Background: an optimization exercise with open tools, aiming at small area. Do not read the settings as production practice. Only simulation tests tie the RTL to the original design; equivalence was not proved. The series may have gaps, and a smaller design here may also do less where the tests do not look.

==> design/flow/design.v <==
module SubBytesLP ( input clock, input reset, input enableS, input [0:127]blocoIn, output reg [0:127]blocoOut);
	wire [0:7] in [0:15];  
	wire [0:7] out [0:15]; 
	wire [0:7] enable;  
	assign enable = {enableS,enableS,enableS,enableS,enableS,enableS,enableS,enableS,enableS,enableS,enableS,enableS,enableS,enableS,enableS,enableS};
	assign in[0] = (blocoIn[0:7] & enable);
	assign in[1] = (blocoIn[8:15] & enable);
	assign in[2] = (blocoIn[16:23] & enable);
	assign in[3] = (blocoIn[24:31] & enable);
	assign in[4] = (blocoIn[32:39] & enable);
	assign in[5] = (blocoIn[40:47] & enable);
	assign in[6] = (blocoIn[48:55] & enable);
	assign in[7] = (blocoIn[56:63] & enable);
	assign in[8] = (blocoIn[64:71] & enable);
	assign in[9] = (blocoIn[72:79] & enable);
	assign in[10] = (blocoIn[80:87] & enable);
	assign in[11] = (blocoIn[88:95] & enable);
	assign in[12] = (blocoIn[96:103] & enable);
	assign in[13] = (blocoIn[104:111] & enable);
	assign in[14] = (blocoIn[112:119] & enable);
	assign in[15] = (blocoIn[120:127] & enable);	
	wire  [0:7] sBox [0:255];
	assign sBox[0] = 8'b01100011;
	assign sBox[1] = 8'b01111100;
	assign sBox[2] = 8'b01110111;
	assign sBox[3] = 8'b01111011;
	assign sBox[4] = 8'b11110010;
	assign sBox[5] = 8'b01101011;
	assign sBox[6] = 8'b01101111;
	assign sBox[7] = 8'b11000101;
	assign sBox[8] = 8'b00110000;
	assign sBox[9] = 8'b00000001;
	assign sBox[10] = 8'b01100111;
	assign sBox[11] = 8'b00101011;
	assign sBox[12] = 8'b11111110;
	assign sBox[13] = 8'b11010111;
	assign sBox[14] = 8'b10101011;
	assign sBox[15] = 8'b01110110;
	assign sBox[16] = 8'b11001010;
	assign sBox[17] = 8'b10000010;
	assign sBox[18] = 8'b11001001;
	assign sBox[19] = 8'b01111101;
	assign sBox[20] = 8'b11111010;
	assign sBox[21] = 8'b01011001;
	assign sBox[22] = 8'b01000111;
	assign sBox[23] = 8'b11110000;
	assign sBox[24] = 8'b10101101;
	assign sBox[25] = 8'b11010100;
	assign sBox[26] = 8'b10100010;
	assign sBox[27] = 8'b10101111;
	assign sBox[28] = 8'b10011100;
	assign sBox[29] = 8'b10100100;
	assign sBox[30] = 8'b01110010;
	assign sBox[31] = 8'b11000000;
	assign sBox[32] = 8'b10110111;
	assign sBox[33] = 8'b11111101;
	assign sBox[34] = 8'b10010011;
	assign sBox[35] = 8'b00100110;
	assign sBox[36] = 8'b00110110;
	assign sBox[37] = 8'b00111111;
	assign sBox[38] = 8'b11110111;
	assign sBox[39] = 8'b11001100;
	assign sBox[40] = 8'b00110100;
	assign sBox[41] = 8'b10100101;
	assign sBox[42] = 8'b11100101;
	assign sBox[43] = 8'b11110001;
	assign sBox[44] = 8'b01110001;
	assign sBox[45] = 8'b11011000;
	assign sBox[46] = 8'b00110001;
	assign sBox[47] = 8'b00010101;
	assign sBox[48] = 8'b00000100;
	assign sBox[49] = 8'b11000111;
	assign sBox[50] = 8'b00100011;
	assign sBox[51] = 8'b11000011;
	assign sBox[52] = 8'b00011000;
	assign sBox[53] = 8'b10010110;
	assign sBox[54] = 8'b00000101;
	assign sBox[55] = 8'b10011010;
	assign sBox[56] = 8'b00000111;
	assign sBox[57] = 8'b00010010;
	assign sBox[58] = 8'b10000000;
	assign sBox[59] = 8'b11100010;
	assign sBox[60] = 8'b11101011;
	assign sBox[61] = 8'b00100111;
	assign sBox[62] = 8'b10110010;
	assign sBox[63] = 8'b01110101;
	assign sBox[64] = 8'b00001001;
	assign sBox[65] = 8'b10000011;
	assign sBox[66] = 8'b00101100;
	assign sBox[67] = 8'b00011010;
	assign sBox[68] = 8'b00011011;
	assign sBox[69] = 8'b01101110;
	assign sBox[70] = 8'b01011010;
	assign sBox[71] = 8'b10100000;
	assign sBox[72] = 8'b01010010;
	assign sBox[73] = 8'b00111011;
	assign sBox[74] = 8'b11010110;
	assign sBox[75] = 8'b10110011;
	assign sBox[76] = 8'b00101001;
	assign sBox[77] = 8'b11100011;
	assign sBox[78] = 8'b00101111;
	assign sBox[79] = 8'b10000100;
	assign sBox[80] = 8'b01010011;
	assign sBox[81] = 8'b11010001;
	assign sBox[82] = 8'b00000000;
	assign sBox[83] = 8'b11101101;
	assign sBox[84] = 8'b00100000;
	assign sBox[85] = 8'b11111100;
	assign sBox[86] = 8'b10110001;
	assign sBox[87] = 8'b01011011;
	assign sBox[88] = 8'b01101010;
	assign sBox[89] = 8'b11001011;
	assign sBox[90] = 8'b10111110;
	assign sBox[91] = 8'b00111001;
	assign sBox[92] = 8'b01001010;
	assign sBox[93] = 8'b01001100;
	assign sBox[94] = 8'b01011000;
	assign sBox[95] = 8'b11001111;
	assign sBox[96] = 8'b11010000;
	assign sBox[97] = 8'b11101111;
	assign sBox[98] = 8'b10101010;
	assign sBox[99] = 8'b11111011;
	assign sBox[100] = 8'b01000011;
	assign sBox[101] = 8'b01001101;
	assign sBox[102] = 8'b00110011;
	assign sBox[103] = 8'b10000101;
	assign sBox[104] = 8'b01000101;
	assign sBox[105] = 8'b11111001;
	assign sBox[106] = 8'b00000010;
	assign sBox[107] = 8'b01111111;
	assign sBox[108] = 8'b01010000;
	assign sBox[109] = 8'b00111100;
	assign sBox[110] = 8'b10011111;
	assign sBox[111] = 8'b10101000;
	assign sBox[112] = 8'b01010001;
	assign sBox[113] = 8'b10100011;
	assign sBox[114] = 8'b01000000;
	assign sBox[115] = 8'b10001111;
	assign sBox[116] = 8'b10010010;
	assign sBox[117] = 8'b10011101;
	assign sBox[118] = 8'b00111000;
	assign sBox[119] = 8'b11110101;
	assign sBox[120] = 8'b10111100;
	assign sBox[121] = 8'b10110110;
	assign sBox[122] = 8'b11011010;
	assign sBox[123] = 8'b00100001;
	assign sBox[124] = 8'b00010000;
	assign sBox[125] = 8'b11111111;
	assign sBox[126] = 8'b11110011;
	assign sBox[127] = 8'b11010010;
	assign sBox[128] = 8'b11001101;
	assign sBox[129] = 8'b00001100;
	assign sBox[130] = 8'b00010011;
	assign sBox[131] = 8'b11101100;
	assign sBox[132] = 8'b01011111;
	assign sBox[133] = 8'b10010111;
	assign sBox[134] = 8'b01000100;
	assign sBox[135] = 8'b00010111;
	assign sBox[136] = 8'b11000100;
	assign sBox[137] = 8'b10100111;
	assign sBox[138] = 8'b01111110;
	assign sBox[139] = 8'b00111101;
	assign sBox[140] = 8'b01100100;
	assign sBox[141] = 8'b01011101;
	assign sBox[142] = 8'b00011001;
	assign sBox[143] = 8'b01110011;
	assign sBox[144] = 8'b01100000;
	assign sBox[145] = 8'b10000001;
	assign sBox[146] = 8'b01001111;
	assign sBox[147] = 8'b11011100;
	assign sBox[148] = 8'b00100010;
	assign sBox[149] = 8'b00101010;
	assign sBox[150] = 8'b10010000;
	assign sBox[151] = 8'b10001000;
	assign sBox[152] = 8'b01000110;
	assign sBox[153] = 8'b11101110;
	assign sBox[154] = 8'b10111000;
	assign sBox[155] = 8'b00010100;
	assign sBox[156] = 8'b11011110;
	assign sBox[157] = 8'b01011110;
	assign sBox[158] = 8'b00001011;
	assign sBox[159] = 8'b11011011;
	assign sBox[160] = 8'b11100000;
	assign sBox[161] = 8'b00110010;
	assign sBox[162] = 8'b00111010;
	assign sBox[163] = 8'b00001010;
	assign sBox[164] = 8'b01001001;
	assign sBox[165] = 8'b00000110;
	assign sBox[166] = 8'b00100100;
	assign sBox[167] = 8'b01011100;
	assign sBox[168] = 8'b11000010;
	assign sBox[169] = 8'b11010011;
	assign sBox[170] = 8'b10101100;
	assign sBox[171] = 8'b01100010;
	assign sBox[172] = 8'b10010001;
	assign sBox[173] = 8'b10010101;
	assign sBox[174] = 8'b11100100;
	assign sBox[175] = 8'b01111001;
	assign sBox[176] = 8'b11100111;
	assign sBox[177] = 8'b11001000;
	assign sBox[178] = 8'b00110111;
	assign sBox[179] = 8'b01101101;
	assign sBox[180] = 8'b10001101;
	assign sBox[181] = 8'b11010101;
	assign sBox[182] = 8'b01001110;
	assign sBox[183] = 8'b10101001;
	assign sBox[184] = 8'b01101100;
	assign sBox[185] = 8'b01010110;
	assign sBox[186] = 8'b11110100;
	assign sBox[187] = 8'b11101010;
	assign sBox[188] = 8'b01100101;
	assign sBox[189] = 8'b01111010;
	assign sBox[190] = 8'b10101110;
	assign sBox[191] = 8'b00001000;
	assign sBox[192] = 8'b10111010;
	assign sBox[193] = 8'b01111000;
	assign sBox[194] = 8'b00100101;
	assign sBox[195] = 8'b00101110;
	assign sBox[196] = 8'b00011100;
	assign sBox[197] = 8'b10100110;
	assign sBox[198] = 8'b10110100;
	assign sBox[199] = 8'b11000110;
	assign sBox[200] = 8'b11101000;
	assign sBox[201] = 8'b11011101;
	assign sBox[202] = 8'b01110100;
	assign sBox[203] = 8'b00011111;
	assign sBox[204] = 8'b01001011;
	assign sBox[205] = 8'b10111101;
	assign sBox[206] = 8'b10001011;
	assign sBox[207] = 8'b10001010;
	assign sBox[208] = 8'b01110000;
	assign sBox[209] = 8'b00111110;
	assign sBox[210] = 8'b10110101;
	assign sBox[211] = 8'b01100110;
	assign sBox[212] = 8'b01001000;
	assign sBox[213] = 8'b00000011;
	assign sBox[214] = 8'b11110110;
	assign sBox[215] = 8'b00001110;
	assign sBox[216] = 8'b01100001;
	assign sBox[217] = 8'b00110101;
	assign sBox[218] = 8'b01010111;
	assign sBox[219] = 8'b10111001;
	assign sBox[220] = 8'b10000110;
	assign sBox[221] = 8'b11000001;
	assign sBox[222] = 8'b00011101;
	assign sBox[223] = 8'b10011110;
	assign sBox[224] = 8'b11100001;
	assign sBox[225] = 8'b11111000;
	assign sBox[226] = 8'b10011000;
	assign sBox[227] = 8'b00010001;
	assign sBox[228] = 8'b01101001;
	assign sBox[229] = 8'b11011001;
	assign sBox[230] = 8'b10001110;
	assign sBox[231] = 8'b10010100;
	assign sBox[232] = 8'b10011011;
	assign sBox[233] = 8'b00011110;
	assign sBox[234] = 8'b10000111;
	assign sBox[235] = 8'b11101001;
	assign sBox[236] = 8'b11001110;
	assign sBox[237] = 8'b01010101;
	assign sBox[238] = 8'b00101000;
	assign sBox[239] = 8'b11011111;
	assign sBox[240] = 8'b10001100;
	assign sBox[241] = 8'b10100001;
	assign sBox[242] = 8'b10001001;
	assign sBox[243] = 8'b00001101;
	assign sBox[244] = 8'b10111111;
	assign sBox[245] = 8'b11100110;
	assign sBox[246] = 8'b01000010;
	assign sBox[247] = 8'b01101000;
	assign sBox[248] = 8'b01000001;
	assign sBox[249] = 8'b10011001;
	assign sBox[250] = 8'b00101101;
	assign sBox[251] = 8'b00001111;
	assign sBox[252] = 8'b10110000;
	assign sBox[253] = 8'b01010100;
	assign sBox[254] = 8'b10111011;
	assign sBox[255] = 8'b00010110;
	assign out[0] = sBox[({4'b0000,(in[0][0:3])}<<4)+(in[0][4:7])];
	assign out[1] = sBox[({4'b0000,(in[1][0:3])}<<4)+(in[1][4:7])];
	assign out[2] = sBox[({4'b0000,(in[2][0:3])}<<4)+(in[2][4:7])];
	assign out[3] = sBox[({4'b0000,(in[3][0:3])}<<4)+(in[3][4:7])];
	assign out[4] = sBox[({4'b0000,(in[4][0:3])}<<4)+(in[4][4:7])];
	assign out[5] = sBox[({4'b0000,(in[5][0:3])}<<4)+(in[5][4:7])];
	assign out[6] = sBox[({4'b0000,(in[6][0:3])}<<4)+(in[6][4:7])];
	assign out[7] = sBox[({4'b0000,(in[7][0:3])}<<4)+(in[7][4:7])];
	assign out[8] = sBox[({4'b0000,(in[8][0:3])}<<4)+(in[8][4:7])];
	assign out[9] = sBox[({4'b0000,(in[9][0:3])}<<4)+(in[9][4:7])];
	assign out[10] = sBox[({4'b0000,(in[10][0:3])}<<4)+(in[10][4:7])];
	assign out[11] = sBox[({4'b0000,(in[11][0:3])}<<4)+(in[11][4:7])];
	assign out[12] = sBox[({4'b0000,(in[12][0:3])}<<4)+(in[12][4:7])];
	assign out[13] = sBox[({4'b0000,(in[13][0:3])}<<4)+(in[13][4:7])];
	assign out[14] = sBox[({4'b0000,(in[14][0:3])}<<4)+(in[14][4:7])];
	assign out[15] = sBox[({4'b0000,(in[15][0:3])}<<4)+(in[15][4:7])];
	always @(posedge clock, posedge reset)
	begin
		if (reset) begin
			blocoOut[0:7] 	   <= 8'b00000000;
			blocoOut[8:15]     <= 8'b00000000;
			blocoOut[16:23]    <= 8'b00000000;
			blocoOut[24:31]    <= 8'b00000000;
			blocoOut[32:39]    <= 8'b00000000;
			blocoOut[40:47]    <= 8'b00000000;
			blocoOut[48:55]    <= 8'b00000000;
			blocoOut[56:63]    <= 8'b00000000;
			blocoOut[64:71]    <= 8'b00000000;
			blocoOut[72:79]    <= 8'b00000000;
			blocoOut[80:87]    <= 8'b00000000;
			blocoOut[88:95]    <= 8'b00000000;
			blocoOut[96:103]   <= 8'b00000000;
			blocoOut[104:111]  <= 8'b00000000;
			blocoOut[112:119]  <= 8'b00000000;
			blocoOut[120:127]  <= 8'b00000000;		
		end
		else
			if (enable) begin
			blocoOut[0:7]      <= out[0];
			blocoOut[8:15]     <= out[1];
			blocoOut[16:23]    <= out[2];
			blocoOut[24:31]    <= out[3];
			blocoOut[32:39]    <= out[4];
			blocoOut[40:47]    <= out[5];
			blocoOut[48:55]    <= out[6];
			blocoOut[56:63]    <= out[7];
			blocoOut[64:71]    <= out[8];
			blocoOut[72:79]    <= out[9];
			blocoOut[80:87]    <= out[10];
			blocoOut[88:95]    <= out[11];
			blocoOut[96:103]   <= out[12];
			blocoOut[104:111]  <= out[13];
			blocoOut[112:119]  <= out[14];
			blocoOut[120:127]  <= out[15];	
			end
		end
endmodule 
==> design/flow/run.sh <==
#!/bin/bash
# synth_recipe.tcl (not shown) runs the flow's synth.tcl, then flattens the netlist and writes it again
# the make line also repeats each setting of config.mk as NAME=value (left out here)
make -C /OpenROAD-flow-scripts/flow DESIGN_CONFIG=/design/flow/config.mk WORK_HOME=/design/flow/orfs CLKGATE_MAP_FILE= SYNTH_SCRIPT=/design/flow/synth_recipe.tcl finish
==> design/flow/config.mk <==
export PLATFORM = sky130hd
export DESIGN_NAME = SubBytesLP
export DESIGN_NICKNAME = SubBytesLP
export VERILOG_FILES = /design/flow/design.v
export SDC_FILE = /design/flow/constraint.sdc
export NUM_CORES = 8
export LEC_CHECK = 0
export CAP_MARGIN = 20
export CORE_MARGIN = 2
export CORE_UTILIZATION = 30
export SLEW_MARGIN = 20
==> design/flow/constraint.sdc <==
create_clock -name core_clock -period 10.0 [get_ports {clock}]
set_input_delay 2.0000 -clock core_clock [delete_from_list [all_inputs] [get_ports {clock}]]
set_output_delay 2.0000 -clock core_clock [all_outputs]
set_load 0.01 [all_outputs]
==> summary.txt, run 1 <==
Clock skew -> 0 ns
Final setup vio count -> 0
Area growth syn-to-layout -> 9.547%
RD Place Congestion -> 1.141
Worst path most repeated cell -> nor4_1
Dominant cell type by area after synthesis -> o21ai_0
Post-route minimum period -> 5.981 ns
Met3 Use GR -> 22.64%
Antenna diode count -> 16
Max Cap Viol -> 0
Drt first pass iters -> 14
Maximum fanout along the worst path -> 93
Routed len/inst -> 41.44 µm
Multi-input logic area -> 55010 µm²
Count leader, synth -> nor2_1
DR iter-0 viols -> 25630
EDFF count, synth -> 0
FF+latch count, synth -> 128
Top achievable clock speed -> 167.2 MHz
Root buffer cell -> clkbuf_16
Met1 Use GR -> 57.89%
Hold Startpoint -> blocoOut[38]
Hold slack final -> 0.5070 ns
WL met3 -> 90530 µm
Top Usage Layer GRT -> met2
Layout clock area frac -> 0.9833%
Grt total ovfl -> 0
Crit-path cells -> buf_8 > buf_12 > buf_4 > nand3_1 > nor2_1 > a32oi_1 > o311ai_0 > or4_1 > nor4_1 > nor4_1 > a31oi_1
Slew headroom -> 12.86%
Max incr delay on CP -> 0.97 ns
Crit share post-route -> 59.81%
Pre-CTS WS -> 3.672 ns
Cell Area, Synth -> 62730 µm²
Num CTS Buffers -> 17
Critical path origin -> enableS
Die width -> 461.3 µm
TritonCTS clock tree -> yes
Prevailing post-synth register cell -> dfrtp_1
Setup ws final -> 4.019 ns
Max reg flops -> 128
Worst Setup EP -> blocoOut[81]
WP buf/inv -> 3
FF-to-FF Start -> blocoOut[69]
Vias in the first global route -> 99250
Final non-filler cell total -> 13110
Main combinational cell family by area after synthesis -> compound AO/OA/AOI/OAI gates
Top routing layer in use -> met5
Largest reg by FF count -> blocoOut
Non-CTS buffers -> 736
Reg-to-Reg End -> blocoOut[69]
Reg2reg path depth -> 5
Final TNS setup -> 0 ns
Area after DPL -> 67940 µm²
Largest cells by area after synthesis -> o21ai_0, a21oi_1, nor2_1
Post-synthesis sequential area ratio -> 5.106%
Layout non-clock buf frac -> 8.851%
Most frequent cells in the layout -> nor2_1, nand2_1, o21ai_0
# Taps -> 2788
Fin. max-slew vios -> 0
Synth Area in XOR/XNOR -> 1.117%
Inverters -> 53
CTS clk-pin slew, worst paths -> 0.10 ns
Clkbuf count -> 19
Cell family with most CP delay -> simple AND/OR/NAND/NOR gates
Max Root-Sink Buffers -> 2
Synth Area in Compound Gates -> 43.73%
Detailed-route vias per instance -> 8.178
Share of cells above drive strength 1 -> 7.470%
Critical Path Sink Type -> flop
Post-synth cell types -> 107
Synth cell count leaders -> nor2_1, nand2_1, o21ai_0
Final Hold Vio Count -> 0
WL met2 -> 208500 µm
# Post-CTS Setup Buffers -> 0
Reg2reg setup slack -> 7.45 ns
CP required -> 10.47 ns
Largest regs -> blocoOut (128)
Initial antenna violation count -> 28
Area share of the largest cell type after synthesis -> 7.891%
Mux share of post-synthesis cell area -> 0.4508%
Worst Hold Path EP -> blocoOut[38]
Post-CTS Hold Buffers -> 0
Post-route DRC violation count -> 0
Grt met2 use -> 67.06%
Layout net count -> 10430
Status -> finished clean
Synth Area in Adders -> 0.03192%
Post-CTS sizing -> 0
Stages on worst setup path -> 11
Gate Count Post-Synth -> 10650
Synth Area in Simple Gates -> 41.90%
Post-placement cell count -> 13060
H-tree Lvls -> 4
TritonCTS Sinks -> 128
Number of port buffers -> 258
First-pass GRT wire length -> 763300 µm
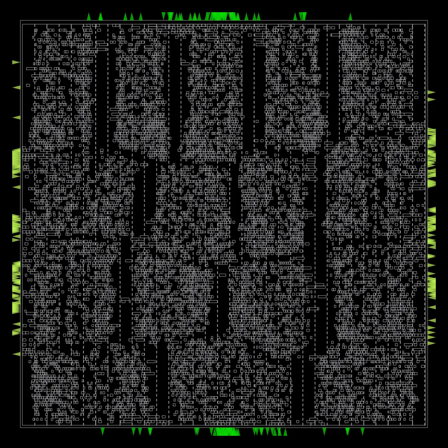
Figure 1: run 1, cell outlines without signal wires.
final core utilization: 33.12%
fillers: 23560
Core Rows: 167

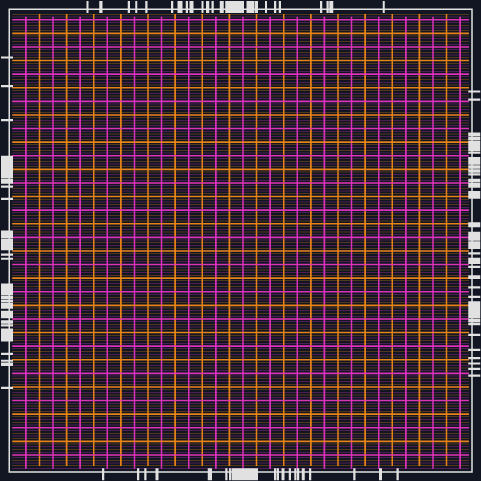
Figure 2: run 1, PDN straps and rails.
Scale: 1 px per µm. Pins as bars on the die edge.
legend:
  magenta:
    net: VSS
  orange:
    net: VDD
met1 rails: 168
signal pins: 259
met5 straps: 33
met4 straps: 33
CORE AREA: 207500 µm²

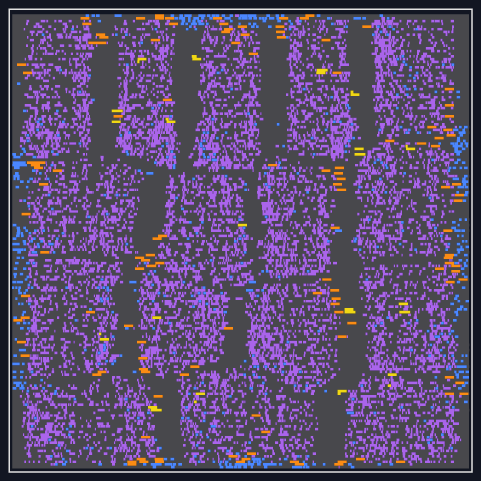
Figure 3: run 1, placed cells, one color a class.
Scale: 1 px per µm. Fill, decap, tap and diode cells in gray.
legend:
  blue:
    class: remaining buffers and delay cells
    cells: 736
  orange:
    class: sequential cells
    cells: 128
  yellow:
    class: clock drivers and dummy loads
    cells: 32
  purple:
    class: remaining logic cells
    cells: 9412
final instance area: 68710 µm²
Seq/total area: 4.661%

--- run 2 (changed files replaced; the others as in run 1) ---
==> design/flow/design.v <==
module SubBytesLP (input clock, input reset, input enableS, input [0:127] blocoIn, output [0:127] blocoOut);
  wire [0:127] sn;
  genvar k;
  generate
    for (k = 0; k < 16; k = k + 1) begin : g_sb
      sbox_n u_sbox (.x(blocoIn[8*k +: 8]), .sn(sn[8*k +: 8]));
    end
  endgenerate
  reg [0:127] qn;
  reg valid;
  always @(posedge clock)
    if (enableS) qn <= sn;
  always @(posedge clock or posedge reset)
    if (reset) valid <= 1'b0;
    else if (enableS) valid <= 1'b1;
  wire validn;
  g_inv u_vinv (.a(valid), .y(validn));
  generate
    for (k = 0; k < 128; k = k + 1) begin : g_out
      g_nor u_out (.a(qn[k]), .b(validn), .y(blocoOut[k]));
    end
  endgenerate
endmodule
module sbox_n (input [7:0] x, output [7:0] sn);
  wire U0 = x[7], U1 = x[6], U2 = x[5], U3 = x[4], U4 = x[3], U5 = x[2], U6 = x[1], U7 = x[0];
  wire y14, y13, y9, y8, t0, y1, y4, y12, y2, y5, y3, t1;
  wire y15, y20, y6, y10, y11, y7, y17, y19, y16, y21, y18, t2;
  wire t3, t4, t5, t6, t7, t8, t9, t10, t11, t12, t13, t14;
  wire t15, t16, t17, t18, t19, t20, t21, t22, t23, t24, t25, t26;
  wire t27, t28, t29, t30, t31, t32, t33, t34, t35, t36, t37, t38;
  wire t39, t40, t41, t42, t43, t44, t45, z0, z1, z2, z3, z4;
  wire z5, z6, z7, z8, z9, z10, z11, z12, z13, z14, z15, z16;
  wire z17, t46, t47, t48, t49, t50, t51, t52, t53, t54, t55, t56;
  wire t57, t58, t59, t60, t61, t62, t63, t64, t65, t66, t67;
  g_xor g0 (.a(U3), .b(U5), .y(y14));
  g_xor g1 (.a(U0), .b(U6), .y(y13));
  g_xor g2 (.a(U0), .b(U3), .y(y9));
  g_xor g3 (.a(U0), .b(U5), .y(y8));
  g_xor g4 (.a(U1), .b(U2), .y(t0));
  g_xor g5 (.a(t0), .b(U7), .y(y1));
  g_xor g6 (.a(y1), .b(U3), .y(y4));
  g_xor g7 (.a(y13), .b(y14), .y(y12));
  g_xor g8 (.a(y1), .b(U0), .y(y2));
  g_xor g9 (.a(y1), .b(U6), .y(y5));
  g_xor g10 (.a(y5), .b(y8), .y(y3));
  g_xor g11 (.a(U4), .b(y12), .y(t1));
  g_xor g12 (.a(t1), .b(U5), .y(y15));
  g_xor g13 (.a(t1), .b(U1), .y(y20));
  g_xor g14 (.a(y15), .b(U7), .y(y6));
  g_xor g15 (.a(y15), .b(t0), .y(y10));
  g_xor g16 (.a(y20), .b(y9), .y(y11));
  g_xor g17 (.a(U7), .b(y11), .y(y7));
  g_xor g18 (.a(y10), .b(y11), .y(y17));
  g_xor g19 (.a(y10), .b(y8), .y(y19));
  g_xor g20 (.a(t0), .b(y11), .y(y16));
  g_xor g21 (.a(y13), .b(y16), .y(y21));
  g_xor g22 (.a(U0), .b(y16), .y(y18));
  g_nand g23 (.a(y12), .b(y15), .y(t2));
  g_nand g24 (.a(y3), .b(y6), .y(t3));
  g_xor g25 (.a(t3), .b(t2), .y(t4));
  g_nand g26 (.a(y4), .b(U7), .y(t5));
  g_xor g27 (.a(t5), .b(t2), .y(t6));
  g_nand g28 (.a(y13), .b(y16), .y(t7));
  g_nand g29 (.a(y5), .b(y1), .y(t8));
  g_xor g30 (.a(t8), .b(t7), .y(t9));
  g_nand g31 (.a(y2), .b(y7), .y(t10));
  g_xor g32 (.a(t10), .b(t7), .y(t11));
  g_nand g33 (.a(y9), .b(y11), .y(t12));
  g_nand g34 (.a(y14), .b(y17), .y(t13));
  g_xor g35 (.a(t13), .b(t12), .y(t14));
  g_nand g36 (.a(y8), .b(y10), .y(t15));
  g_xor g37 (.a(t15), .b(t12), .y(t16));
  g_xor g38 (.a(t4), .b(t14), .y(t17));
  g_xor g39 (.a(t6), .b(t16), .y(t18));
  g_xor g40 (.a(t9), .b(t14), .y(t19));
  g_xor g41 (.a(t11), .b(t16), .y(t20));
  g_xor g42 (.a(t17), .b(y20), .y(t21));
  g_xor g43 (.a(t18), .b(y19), .y(t22));
  g_xor g44 (.a(t19), .b(y21), .y(t23));
  g_xor g45 (.a(t20), .b(y18), .y(t24));
  g_xor g46 (.a(t21), .b(t22), .y(t25));
  g_nand g47 (.a(t21), .b(t23), .y(t26));
  g_xnor g48 (.a(t24), .b(t26), .y(t27));
  g_nand g49 (.a(t25), .b(t27), .y(t28));
  g_xnor g50 (.a(t28), .b(t22), .y(t29));
  g_xor g51 (.a(t23), .b(t24), .y(t30));
  g_xnor g52 (.a(t22), .b(t26), .y(t31));
  g_nand g53 (.a(t31), .b(t30), .y(t32));
  g_xnor g54 (.a(t32), .b(t24), .y(t33));
  g_xor g55 (.a(t23), .b(t33), .y(t34));
  g_xor g56 (.a(t27), .b(t33), .y(t35));
  g_nand g57 (.a(t24), .b(t35), .y(t36));
  g_xnor g58 (.a(t36), .b(t34), .y(t37));
  g_xnor g59 (.a(t27), .b(t36), .y(t38));
  g_nand g60 (.a(t29), .b(t38), .y(t39));
  g_xnor g61 (.a(t25), .b(t39), .y(t40));
  g_xor g62 (.a(t40), .b(t37), .y(t41));
  g_xor g63 (.a(t29), .b(t33), .y(t42));
  g_xor g64 (.a(t29), .b(t40), .y(t43));
  g_xor g65 (.a(t33), .b(t37), .y(t44));
  g_xor g66 (.a(t42), .b(t41), .y(t45));
  g_nand g67 (.a(t44), .b(y15), .y(z0));
  g_nand g68 (.a(t37), .b(y6), .y(z1));
  g_nand g69 (.a(t33), .b(U7), .y(z2));
  g_nand g70 (.a(t43), .b(y16), .y(z3));
  g_nand g71 (.a(t40), .b(y1), .y(z4));
  g_nand g72 (.a(t29), .b(y7), .y(z5));
  g_nand g73 (.a(t42), .b(y11), .y(z6));
  g_nand g74 (.a(t45), .b(y17), .y(z7));
  g_nand g75 (.a(t41), .b(y10), .y(z8));
  g_nand g76 (.a(t44), .b(y12), .y(z9));
  g_nand g77 (.a(t37), .b(y3), .y(z10));
  g_nand g78 (.a(t33), .b(y4), .y(z11));
  g_nand g79 (.a(t43), .b(y13), .y(z12));
  g_nand g80 (.a(t40), .b(y5), .y(z13));
  g_nand g81 (.a(t29), .b(y2), .y(z14));
  g_nand g82 (.a(t42), .b(y9), .y(z15));
  g_nand g83 (.a(t45), .b(y14), .y(z16));
  g_nand g84 (.a(t41), .b(y8), .y(z17));
  g_xor g85 (.a(z15), .b(z16), .y(t46));
  g_xor g86 (.a(z10), .b(z11), .y(t47));
  g_xor g87 (.a(z5), .b(z13), .y(t48));
  g_xor g88 (.a(z9), .b(z10), .y(t49));
  g_xor g89 (.a(z2), .b(z12), .y(t50));
  g_xor g90 (.a(z2), .b(z5), .y(t51));
  g_xor g91 (.a(z7), .b(z8), .y(t52));
  g_xor g92 (.a(z0), .b(z3), .y(t53));
  g_xor g93 (.a(z6), .b(z7), .y(t54));
  g_xor g94 (.a(z16), .b(z17), .y(t55));
  g_xnor g95 (.a(z12), .b(t48), .y(t56));
  g_xor g96 (.a(t50), .b(t53), .y(t57));
  g_xnor g97 (.a(z4), .b(t46), .y(t58));
  g_xnor g98 (.a(z3), .b(t54), .y(t59));
  g_xor g99 (.a(t46), .b(t57), .y(t60));
  g_xnor g100 (.a(z14), .b(t57), .y(t61));
  g_xor g101 (.a(t52), .b(t58), .y(t62));
  g_xor g102 (.a(t49), .b(t58), .y(t63));
  g_xnor g103 (.a(z4), .b(t59), .y(t64));
  g_xor g104 (.a(t61), .b(t62), .y(t65));
  g_xnor g105 (.a(z1), .b(t63), .y(t66));
  g_xnor g106 (.a(t59), .b(t63), .y(sn[7]));
  g_xor g107 (.a(t56), .b(t62), .y(sn[1]));
  g_xor g108 (.a(t48), .b(t60), .y(sn[0]));
  g_xor g109 (.a(t64), .b(t65), .y(t67));
  g_xnor g110 (.a(t53), .b(t66), .y(sn[4]));
  g_xnor g111 (.a(t51), .b(t66), .y(sn[3]));
  g_xnor g112 (.a(t47), .b(t65), .y(sn[2]));
  g_xnor g113 (.a(t64), .b(sn[4]), .y(sn[6]));
  g_xor g114 (.a(t55), .b(t67), .y(sn[5]));
endmodule
module g_inv (input a, output y);
  assign y = ~a;
endmodule
module g_nand (input a, input b, output y);
  assign y = ~(a & b);
endmodule
module g_nor (input a, input b, output y);
  assign y = ~(a | b);
endmodule
module g_xnor (input a, input b, output y);
  assign y = ~(a ^ b);
endmodule
module g_xor (input a, input b, output y);
  assign y = a ^ b;
endmodule
==> design/flow/config.mk <==
export PLATFORM = sky130hd
export DESIGN_NAME = SubBytesLP
export DESIGN_NICKNAME = SubBytesLP
export VERILOG_FILES = /design/flow/design.v
export SDC_FILE = /design/flow/constraint.sdc
export NUM_CORES = 8
export LEC_CHECK = 0
export CAP_MARGIN = 20
export CORE_MARGIN = 2
export CORE_UTILIZATION = 65
export CTS_BUF_LIST = sky130_fd_sc_hd__clkbuf_4 sky130_fd_sc_hd__clkbuf_8
export SLEW_MARGIN = 20
export SYNTH_HIERARCHICAL = 1
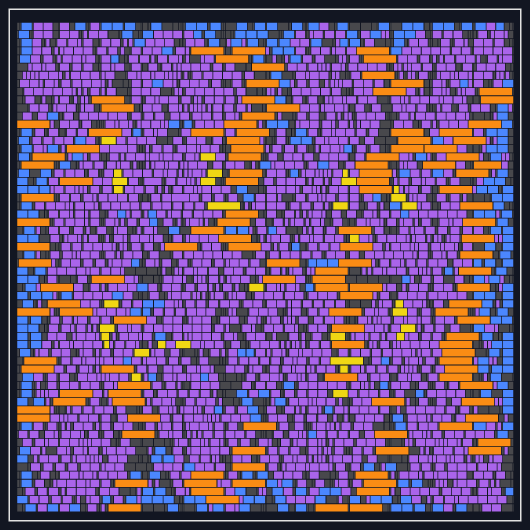
Figure 4: run 2, placed cells, one color a class.
Scale: 3 px per µm. Fill, decap, tap and diode cells in gray.
legend:
  purple:
    class: remaining logic cells
    cells: 1971
  yellow:
    class: clock drivers and dummy loads
    cells: 32
  blue:
    class: remaining buffers and delay cells
    cells: 294
  orange:
    class: sequential cells
    cells: 129
final core utilization: 79.98%
final instance area: 21620 µm²
Seq/total area: 17.90%
Core Rows: 60

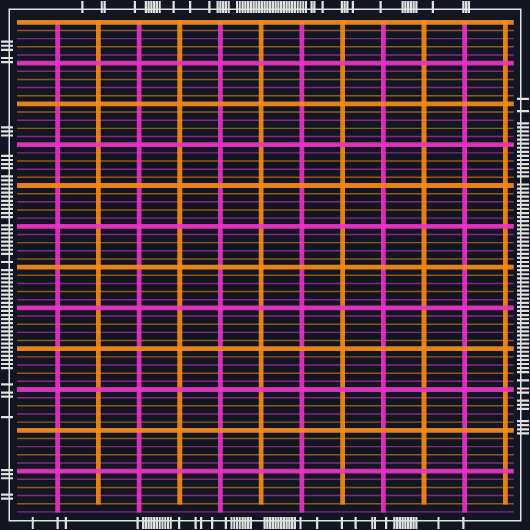
Figure 5: run 2, PDN straps and rails.
Scale: 3 px per µm. Pins as bars on the die edge.
Die Span Y: 170.0 µm
CORE AREA: 27030 µm²
die width: 170.0 µm

==> run 2 against run 1 <==
- flip-flop and latch count rose by 1
- core utilization is 47 points higher
- critical path depth grew 18
- first-iteration DRC count fell by 97%
- global-route usage is 20 points lower
- count of clock-buffer cells in the layout unchanged
- highest routed layer is now met4
==> summary.txt, run 2 <==
Synth Area in Compound Gates -> 0%
Synth cell count leaders -> xor2_1, nand2_1, xnor2_1
FF+latch count, synth -> 129
Synth Area in XOR/XNOR -> 64.92%
Num CTS Buffers -> 17
Non-CTS buffers -> 294
Reg-to-Reg End -> valid
Final TNS setup -> 0 ns
TritonCTS clock tree -> yes
Top achievable clock speed -> 104.6 MHz
Largest reg by FF count -> qn
Largest cells by area after synthesis -> xor2_1, edfxtp_1, xnor2_1
Final non-filler cell total -> 2767
Worst path most repeated cell -> xor2_1
Reg2reg path depth -> 1
Top Usage Layer GRT -> met2
First-pass GRT wire length -> 68240 µm
Layout clock area frac -> 1.823%
Max Cap Viol -> 0
DR iter-0 viols -> 859
Inverters -> 2
Layout net count -> 2544
Clock skew -> 0 ns
Met3 Use GR -> 4.930%
CP required -> 10.20 ns
Post-route DRC violation count -> 0
Slew headroom -> 41.07%
Area share of the largest cell type after synthesis -> 50.84%
Root buffer cell -> clkbuf_8
TritonCTS Sinks -> 129
Detailed-route vias per instance -> 5.183
Critical Path Sink Type -> flop
Final Hold Vio Count -> 0
Largest regs -> qn (128), valid (1)
Most frequent cells in the layout -> xor2_1, nand2_1, xnor2_1
Count leader, synth -> xor2_1
Post-CTS sizing -> 0
Cell Area, Synth -> 17920 µm²
Status -> finished clean
Reg2reg setup slack -> 9.24 ns
Worst Max-Slew Pin Slew -> 0.8840 ns
Worst Setup EP -> qn[90]
Area growth syn-to-layout -> 20.65%
Area after DPL -> 21200 µm²
Drt first pass iters -> 5
Fillers -> 1892
Grt total ovfl -> 0
Initial antenna violation count -> 0
WP buf/inv -> 1
Synth Area in Adders -> 0%
Crit share post-route -> 95.59%
Clkbuf count -> 19
Number of port buffers -> 258
Maximum fanout along the worst path -> 6
Max Root-Sink Buffers -> 2
CTS clk-pin slew, worst paths -> 0.09 ns
Critical path origin -> blocoIn[88]
Setup ws final -> 0.4410 ns
Synth Area in Simple Gates -> 13.44%
Pre-CTS WS -> -0.1608 ns
EDFF count, synth -> 128
Max incr delay on CP -> 0.66 ns
Multi-input logic area -> 14060 µm²
Mux share of post-synthesis cell area -> 0%
Share of cells above drive strength 1 -> 3.009%
Max reg flops -> 128
Layout non-clock buf frac -> 13.20%
H-tree Lvls -> 4
Fin. max-slew vios -> 0
Vias in the first global route -> 14700
Dominant cell type by area after synthesis -> xor2_1
Final setup vio count -> 0
Top routing layer in use -> met4
Post-synth cell types -> 8
Via count -> 14340
Worst Hold Path EP -> valid
Hold Startpoint -> valid
Antenna diode count -> 0
Main combinational cell family by area after synthesis -> XOR/XNOR gates
RD Place Congestion -> 0.9969
Post-route minimum period -> 9.559 ns
# Taps -> 341
Prevailing post-synth register cell -> edfxtp_1
Cell family with most CP delay -> XOR/XNOR gates

==> re-timing with driven ports <==
Ports are ideal in the flow. The routed layouts listed here were re-timed in OpenROAD.
Step 1 sets driving cells, clkbuf_16 on the clock port and buf_2 on the other inputs (assumed; they add their load-dependent delay and slew).
Step 2 times the ports against the registers' clock, not the clock port: input delays grow and output delays shrink by t, the midpoint of the rising clock arrivals with the driver on.
a / b / c = no drivers / after step 1 / after step 2; a / b = the first two.
run	t, ns	setup slack, ns	slew at the worst register clock pin (ns)
run 1	0.716	4.019 / 4.063 / 3.348	0.11 / 0.11
run 2	0.495	0.441 / 0.445 / -0.050	0.09 / 0.09
With both steps, setup timing fails in run 2, where it was met with ideal ports. The setup slack of run 1, which loses most, moves by +0.044 ns with the drivers and by -0.671 ns with both steps.
